This design comes from an exercise in tuning for small area, a short achievable clock period and few clock cycles per item on the open sky130 flow, not from production work.
In this exercise RTL edits were held to simulation tests only and were not proved equivalent to the original.

The metal 1 layer:
Scale: 2 px per µm.
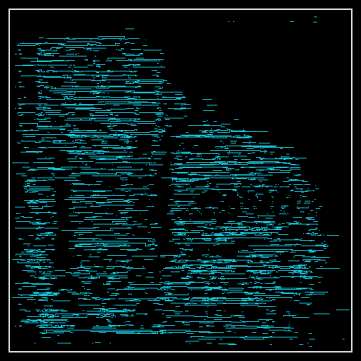
M2 wires:
Scale: 3 px per µm.
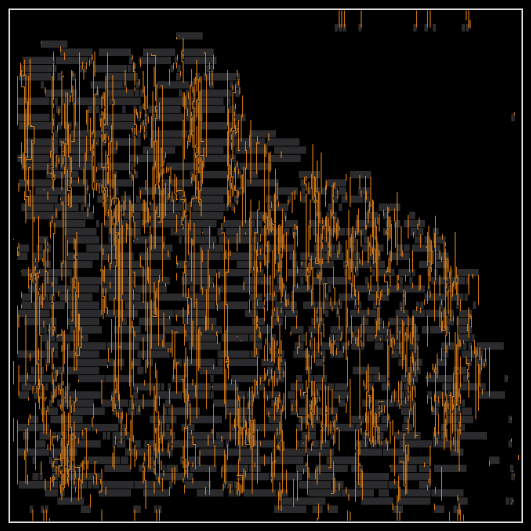
M3 wires:
Scale: 3 px per µm.
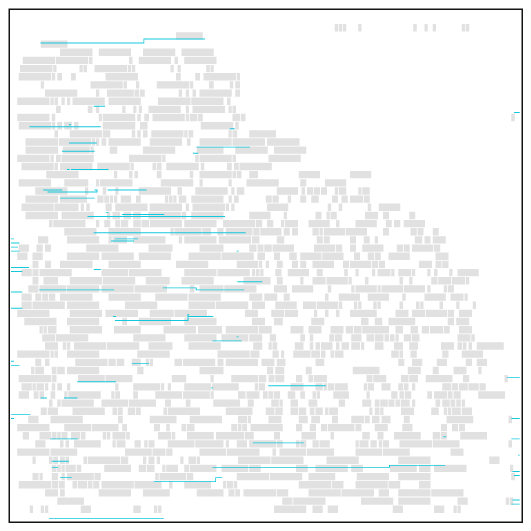
Metal 4:
Scale: 3 px per µm.
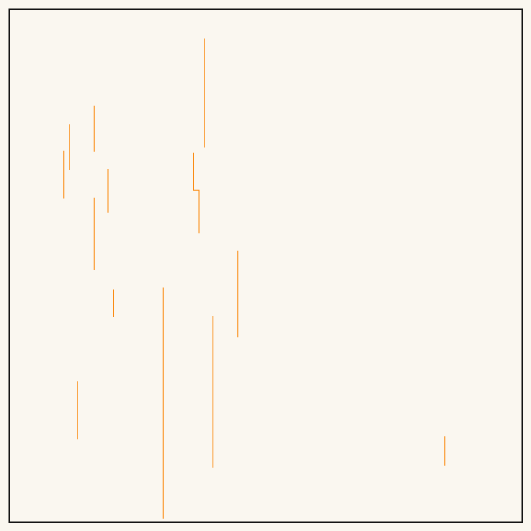
Clock tree after CTS:
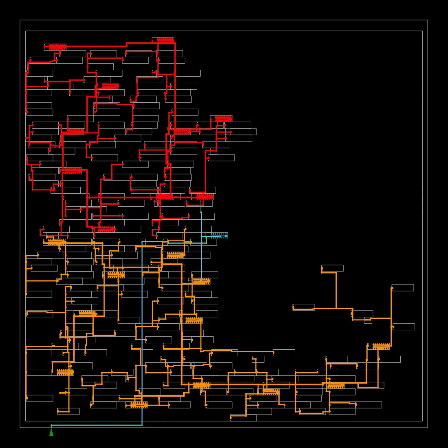
==> design.v <==
`timescale 1ns / 1ps
module memory_RAM
	#(
		parameter width = 8, 					 
		parameter depth_bits = 2				 
	) 
	(
		input clk,
		input write_en,
		input [depth_bits-1:0] write_address,
		input [width-1:0] write_data_in,
		input read_en,    
		input [depth_bits-1:0] read_address,
		output reg [width-1:0] read_data_out
	);
    reg [width-1:0] RAM [0:2**depth_bits-1];
    wire [depth_bits-1:0] address;
    wire enable;
    assign enable = read_en | write_en;
    assign address = write_en? write_address:read_address;
	always @(posedge clk)
	begin
		 if (enable)
		 begin
			if (write_en)
				RAM[address] <= write_data_in;
		 else
			read_data_out <= RAM[address];
		 end
	end
endmodule
module matrix_multiply
    #(  parameter width = 8,            
        parameter A_depth_bits = 3,     
        parameter B_depth_bits = 2, 
        parameter RES_depth_bits = 1
    ) 
    (
        input wire clk,                                          
        input wire rst_n,
        input wire Start,                                        
        output reg Done,                                    
        output reg A_read_en,                               
        output reg [A_depth_bits-1:0] A_read_address,       
        input wire [width-1:0] A_read_data_out,                  
        output reg B_read_en,                               
        output reg [B_depth_bits-1:0] B_read_address,       
        input wire [width-1:0] B_read_data_out,                  
        output reg RES_write_en,                            
        output reg [RES_depth_bits-1:0] RES_write_address,  
        output wire [width-1:0] RES_write_data_in           
    );
    localparam A_CNT = 1<<A_depth_bits;
    localparam B_CNT = 1<<B_depth_bits;
    reg [A_depth_bits:0] A_cnt;
    reg [B_depth_bits:0] B_cnt;
    reg [RES_depth_bits-1:0] RES_cnt;
    reg [31:0] int_result;
    wire [31:0] pre_result; 
    reg RES_out_MAC;
    reg RES_rst_MAC;
    reg RES_out_STORE;
    reg RES_rst_STORE;
    reg RES_write_en_MAC;
    reg [RES_depth_bits-1:0] RES_write_address_MAC;
	reg [1:0] start_counter;
	reg A_read_en_delay;
    always @(posedge clk or negedge rst_n) begin
        if (!rst_n) begin
            A_read_en <= 1'b0;
            B_read_en <= 1'b0;
            A_read_address <= 'b0;
            B_read_address <= 'b0;
            A_cnt <= 'b0;
            B_cnt <= 'b0;
            RES_cnt <= 'b0;
            int_result <= 'b0;
            Done <= 1'b0;
            RES_out_MAC <= 1'b0;
            RES_rst_MAC <= 1'b1;
            RES_write_en_MAC <= 1'b0;
            RES_write_address_MAC <= 'b0;
        end else if (Start) begin   
			if (A_read_en_delay) begin
                int_result <= pre_result + A_read_data_out * B_read_data_out;
			end
            if (A_cnt < A_CNT && B_cnt < B_CNT) begin
                A_read_en <= 1'b1;
                B_read_en <= 1'b1;
                RES_write_en_MAC <= 1'b0; 
                A_cnt <= A_cnt + 1;
                B_cnt <= B_cnt + 1;
                Done <= 1'b0;
                A_read_address <= A_cnt;
                B_read_address <= B_cnt;
                RES_out_MAC <= 1'b0; 
                RES_rst_MAC <= 1'b0; 
            end
            else if (A_cnt < A_CNT && B_cnt == B_CNT) begin 
                RES_write_en_MAC <= 1'b1;
                RES_cnt <= RES_cnt + 1;
                RES_write_address_MAC <= RES_cnt;
                A_cnt <= A_cnt + 1;
                B_cnt <= 'b1;  
                A_read_en <= 1'b1;
                B_read_en <= 1'b1;
                A_read_address <= A_cnt;
                B_read_address <= 'b0;
                RES_out_MAC <= 1'b1;
                RES_rst_MAC <= 1'b1;
            end
            else begin  
                A_read_en <= 1'b1;
                B_read_en <= 1'b1;
                A_read_address <= 'b0;
                B_read_address <= 'b0;
                RES_write_en_MAC <= 1'b1;
                RES_write_address_MAC <= RES_cnt;
                RES_out_MAC <= 1'b1;
                RES_rst_MAC <= 1'b1;
                A_cnt <= 'b1;
                B_cnt <= 'b1;
                RES_cnt <= 'b0;
                Done <= 1'b1;
            end
        end else begin  
            int_result <= 'b0;  
            RES_write_en_MAC <= 1'b0;
            RES_out_MAC <= 1'b0;
            RES_rst_MAC <= 1'b1; 
            A_read_en <= 1'b0;
            B_read_en <= 1'b0;
            A_cnt <= 'b0;
            B_cnt <= 'b0;
            RES_cnt <= 'b0;
            Done <= 1'b0;
            RES_write_en_MAC <= 1'b0;
            RES_write_address_MAC <= 'b0;
        end
    end 
    always @(posedge clk or negedge rst_n) begin
        if (!rst_n) begin
            RES_write_en <= 1'b0;
            RES_write_address <= 'b0;
            RES_out_STORE <= 1'b0;
            RES_rst_STORE <= 1'b1;
			A_read_en_delay <= 1'b0;
        end else begin
            RES_out_STORE <= RES_out_MAC;
            RES_rst_STORE <= RES_rst_MAC;
            RES_write_en <= RES_write_en_MAC;
            RES_write_address <= RES_write_address_MAC;
			A_read_en_delay <= A_read_en;
        end
    end
    assign RES_write_data_in = RES_out_STORE ? (int_result >> 8) : 'b0;
    assign pre_result = RES_rst_STORE ? 32'b0 : int_result;
endmodule
module myip_v1_0 
	(
		ACLK,
		ARESETN,
		S_AXIS_TREADY,
		S_AXIS_TDATA,
		S_AXIS_TLAST,
		S_AXIS_TVALID,
		M_AXIS_TVALID,
		M_AXIS_TDATA,
		M_AXIS_TLAST,
		M_AXIS_TREADY
	);
	input					ACLK;     
	input					ARESETN;  
	output	reg				S_AXIS_TREADY;   
	input	[31 : 0]		S_AXIS_TDATA;    
	input					S_AXIS_TLAST;    
	input					S_AXIS_TVALID;   
	output	reg				M_AXIS_TVALID;   
	output	wire [31 : 0]	M_AXIS_TDATA;    
	output	reg				M_AXIS_TLAST;    
	input					M_AXIS_TREADY;   
	localparam A_depth_bits = 3;  	 
	localparam B_depth_bits = 2; 	 
	localparam RES_depth_bits = 1;	 
	localparam width = 8;			 
	reg	A_write_en;								 
	reg	[A_depth_bits-1:0] A_write_address;		 
	reg	[width-1:0] A_write_data_in;			 
	wire	A_read_en;								 
	wire	[A_depth_bits-1:0] A_read_address;		 
	wire	[width-1:0] A_read_data_out;			 
	reg	B_write_en;								 
	reg	[B_depth_bits-1:0] B_write_address;		 
	reg	[width-1:0] B_write_data_in;			 
	wire	B_read_en;								 
	wire	[B_depth_bits-1:0] B_read_address;		 
	wire	[width-1:0] B_read_data_out;			 
	wire	RES_write_en;							 
	wire	[RES_depth_bits-1:0] RES_write_address;	 
	wire	[width-1:0] RES_write_data_in;			 
	reg	RES_read_en;  							 
	reg	[RES_depth_bits-1:0] RES_read_address;	 
	wire	[width-1:0] RES_read_data_out;			 
	reg	Start; 								 
	wire	Done;								 
	localparam NUMBER_OF_INPUT_WORDS  = 12;  
	localparam NUMBER_OF_INPUT_WORDS_A  = 8;  
	localparam NUMBER_OF_INPUT_WORDS_B  = 4;  
	localparam NUMBER_OF_OUTPUT_WORDS = 2;  
	localparam DATA_BITS = 8;  
	localparam Idle  = 4'b0000;
	localparam Receive = 4'b0001;
	localparam Compute = 4'b0010;
	localparam Send_wait  = 4'b0100;
	localparam Send  = 4'b1000;
	reg [3:0] state;
	reg [$clog2(NUMBER_OF_INPUT_WORDS) - 1:0] receive_counter;
	reg [$clog2(NUMBER_OF_OUTPUT_WORDS) - 1:0] send_counter;
	always @(posedge ACLK or negedge ARESETN) begin
		if (!ARESETN)
			state <= Idle;
		else
		begin
			case (state)
				Idle:
					if (S_AXIS_TVALID)
						state <= Receive;
				Receive:
					if (receive_counter == NUMBER_OF_INPUT_WORDS)
						state <= Compute;
				Compute:
					if (Done)
						state <= Send_wait;
				Send_wait:
						state <= Send;
				Send:
					if (send_counter == NUMBER_OF_OUTPUT_WORDS-1 && M_AXIS_TREADY && RES_write_en == 1'b0)
						state <= Idle;
			endcase
		end
	end
	always @(posedge ACLK) begin
		case (state)
			Idle: begin
				S_AXIS_TREADY <= 1'b0;
				M_AXIS_TVALID <= 1'b0;
				M_AXIS_TLAST <= 1'b0;
				A_write_en <= 1'b0;
				A_write_address <= 'b0;
				A_write_data_in <= 'b0;
				B_write_en <= 1'b0;
				B_write_address <= 'b0;
				B_write_data_in <= 'b0;
				RES_read_en <= 1'b0;
				RES_read_address <= 'b0;
				Start <= 1'b0;
				receive_counter <= 'b0;
				send_counter <= 'b0;
			end
			Receive: begin
				S_AXIS_TREADY <= 1'b1;
				if (S_AXIS_TVALID && S_AXIS_TREADY) begin
					if (receive_counter < NUMBER_OF_INPUT_WORDS_A) begin
						B_write_en <= 1'b0;
						A_write_en <= 1'b1;
						A_write_address <= receive_counter[A_depth_bits-1:0];  
						A_write_data_in <= S_AXIS_TDATA[DATA_BITS-1:0]; 
					end else begin
						A_write_en <= 1'b0;
						B_write_en <= 1'b1;
						B_write_address <= (receive_counter - NUMBER_OF_INPUT_WORDS_A);
						B_write_data_in <= S_AXIS_TDATA[DATA_BITS-1:0]; 
					end
					receive_counter <= receive_counter + 1;
				end
				else begin
					A_write_en <= 1'b0;
					B_write_en <= 1'b0;
					receive_counter <= receive_counter;
				end
			end
			Compute: begin
				B_write_en <= 1'b0;
				A_write_en <= 1'b0;
				S_AXIS_TREADY <= 1'b0;
				Start <= 1'b1;
			end
			Send_wait: begin
				Start <= 1'b0;
				RES_read_en <= 1'b1;
				RES_read_address <= send_counter[RES_depth_bits-1:0];
			end
			Send: begin
				M_AXIS_TVALID <= 1'b1;
				RES_read_en <= 1'b1;
				if (M_AXIS_TREADY) begin
					send_counter <= send_counter + 1;
					RES_read_address <= send_counter + 1;
				end
				else begin
					send_counter <= send_counter;
					RES_read_address <= send_counter;
				end
				if (send_counter == NUMBER_OF_OUTPUT_WORDS - 1)
					M_AXIS_TLAST <= 1'b1;
			end
		endcase
	end
	assign M_AXIS_TDATA = {{(32-DATA_BITS){1'b0}}, RES_read_data_out};
	memory_RAM 
	#(
		.width(width), 
		.depth_bits(A_depth_bits)
	) A_RAM 
	(
		.clk(ACLK),
		.write_en(A_write_en),
		.write_address(A_write_address),
		.write_data_in(A_write_data_in),
		.read_en(A_read_en),    
		.read_address(A_read_address),
		.read_data_out(A_read_data_out)
	);
	memory_RAM 
	#(
		.width(width), 
		.depth_bits(B_depth_bits)
	) B_RAM 
	(
		.clk(ACLK),
		.write_en(B_write_en),
		.write_address(B_write_address),
		.write_data_in(B_write_data_in),
		.read_en(B_read_en),    
		.read_address(B_read_address),
		.read_data_out(B_read_data_out)
	);
	memory_RAM 
	#(
		.width(width), 
		.depth_bits(RES_depth_bits)
	) RES_RAM 
	(
		.clk(ACLK),
		.write_en(RES_write_en),
		.write_address(RES_write_address),
		.write_data_in(RES_write_data_in),
		.read_en(RES_read_en),    
		.read_address(RES_read_address),
		.read_data_out(RES_read_data_out)
	);
	matrix_multiply 
	#(
		.width(width), 
		.A_depth_bits(A_depth_bits), 
		.B_depth_bits(B_depth_bits), 
		.RES_depth_bits(RES_depth_bits) 
	) matrix_multiply_0
	(									
		.clk(ACLK),
		.Start(Start),  
		.Done(Done),
		.rst_n(ARESETN),
		.A_read_en(A_read_en),
		.A_read_address(A_read_address),
		.A_read_data_out(A_read_data_out),
		.B_read_en(B_read_en),
		.B_read_address(B_read_address),
		.B_read_data_out(B_read_data_out),
		.RES_write_en(RES_write_en),
		.RES_write_address(RES_write_address),
		.RES_write_data_in(RES_write_data_in)
	);
endmodule
==> run.sh <==
#!/bin/bash
# synth_recipe.tcl (not shown) runs the flow's synth.tcl, then flattens the netlist and writes it again
# the make line also repeats each setting of config.mk as NAME=value (left out here)
make -C /OpenROAD-flow-scripts/flow DESIGN_CONFIG=/design/flow/config.mk WORK_HOME=/design/flow/orfs CLKGATE_MAP_FILE= SYNTH_SCRIPT=/design/flow/synth_recipe.tcl finish
==> config.mk <==
export PLATFORM = sky130hd
export DESIGN_NAME = myip_v1_0
export DESIGN_NICKNAME = myip_v1_0
export VERILOG_FILES = /design/flow/design.v
export SDC_FILE = /design/flow/constraint.sdc
export NUM_CORES = 4
export LEC_CHECK = 0
export CAP_MARGIN = 20
export CORE_MARGIN = 2
export CORE_UTILIZATION = 40
export SLEW_MARGIN = 20
==> constraint.sdc <==
create_clock -name core_clock -period 6.0 [get_ports {ACLK}]
set_input_delay 1.2000 -clock core_clock [delete_from_list [all_inputs] [get_ports {ACLK}]]
set_output_delay 1.2000 -clock core_clock [all_outputs]
set_load 0.01 [all_outputs]
==> impl_metrics.tcl <==
set metrics [dict create \
    outcome "finished clean" \
    final_max_slew_viol_count 0 \
    ys_ff_latch 212 \
    fillers 2490 \
    die_h_um 170 \
    dpl_worst_slack_ns 0.0730 \
    track_usage_pct 14.4 \
    netlist_top_cells_count "edfxtp_1, nand2_1, inv_1, and2_1, ha_1" \
    wl_met2_um 9840 \
    final_common_cell "edfxtp_1" \
    multi_input_area_um2 4530 \
    top_register "A_RAM.RAM" \
    antenna_found_initial 0 \
    avgRoutedWirePerCell_um 15.0 \
    post-route-util_pct 46.4 \
    period_share_pct 95.9 \
    ff2ff_path_depth 21 \
    drive_gt1_share_pct 10.1 \
    n_clock_buffer 29 \
    die_area_um2 29100 \
    nNonClkBuffers 48 \
    min_period_ns 5.75 \
    tap_cells 372 \
    portBuffers 22 \
    cts_tree "done" \
    buf_share_pct 3.29 \
    grt_max_degree 43 \
    fmax_ghz 0.174 \
    dieWidth_um 170 \
    yosys.area_share.xor_xnor_pct 2.13 \
    clock_path_buffers 3 \
    hold_depth 0 \
    netlist_instances 906 \
    finalNetCount 1083 \
    path_delay_family "adder cells" \
    final_area_um2 12600 \
    grt-ovfl-total 0 \
    ios 72 \
    synth_top_area_share_pct 46.0 \
    setup.worst_path.end "matrix_multiply_0.int_result[15]" \
    post_cts_buffers 0 \
    synth_fa_ha_area_share_pct 13.1 \
    hold_buffers 0 \
    crit_top_cell "fa_1" \
    dp.cells 1293 \
    place_area_um2 11700 \
    setup_ws_ns 0.247 \
    gp_congestion 0.787 \
    ys_top_cells_by_area "edfxtp_1, dfrtp_1, fa_1" \
    via_per_inst 4.86 \
    final.setup_skew_ns 0.0136 \
    cts_resized 0 \
    coreArea_um2 27100 \
    synth.most_common_cell "edfxtp_1" \
    avgSynthCellArea_um2 12.2 \
    synthArstFlopShare_pct 19.8 \
    synthMuxAreaShare_pct 3.86 \
    grt_pass1_wl_um 33100 \
    final_cell_mix "edfxtp_1, nand2_1, inv_1" \
    slowest_stage "fa_1" \
    max_cap_viol_count 0 \
    tightest_slew_ns 1.02 \
    antenna_left 0 \
    ys_types 57 \
    grtUsageMet3_pct 2.37 \
    grt_busiest_layer "met2" \
    hpwl_um 13900 \
]
Testbench counts, summed over its fixed seeds: cycles 9,288, items 320.
Back to the opening pictures, 'the metal 1 layer':
- main direction: horizontal
- nets with wire on the layer: 980
- share of all routed wire: 46%
- wire length on this layer: 9240 µm
- longest straight run: 52.9 µm

Back to the opening pictures, 'M2 wires':
- wire length on this layer: 9840 µm
- nets with wire on the layer: 887
- main direction: vertical
- longest straight run: 65.6 µm
- share of all routed wire: 49%
DR vias: 6519
total wire length: 20100 µm
grt met2 use: 24.0%

Back to the opening pictures, 'M3 wires':
- wire length on this layer: 688 µm
- nets with wire on the layer: 40

Back to the opening pictures, 'metal 4':
- share of all routed wire: 1.7%
- longest straight run: 76.8 µm
- wire length on this layer: 341 µm

Back to the opening pictures, 'clock tree after CTS':
clock tree sinks: 212
CTS Buf Count: 23
Root Driver: clkbuf_16
H-tree Lvls: 1

-- separate check: timing with driven ports --
How much do the figures lean on ideal ports? The routed layout below was timed once more, with nothing changed but the port constraints.
Step 1 assumes that a clkbuf_16 drives the clock port and a buf_2 every other input.
Step 2 also shifts input and output timing later by t, the mid clock arrival at the registers, as if the neighbouring blocks saw the same clock.
a / b / c = ideal ports / drivers / drivers and shift; a / b = the first two.
t (ns): 0.545
slack for setup (ns): 0.247 / 0.247 / 0.247
hold slack, ns: 0.354 / 0.354 / 0.354
clock arrival spread, ns: 0.014 / 0.014
After both steps setup and hold are still met in this run. The setup slack of this run moves by 0.000 ns with the drivers and by 0.000 ns with both steps.
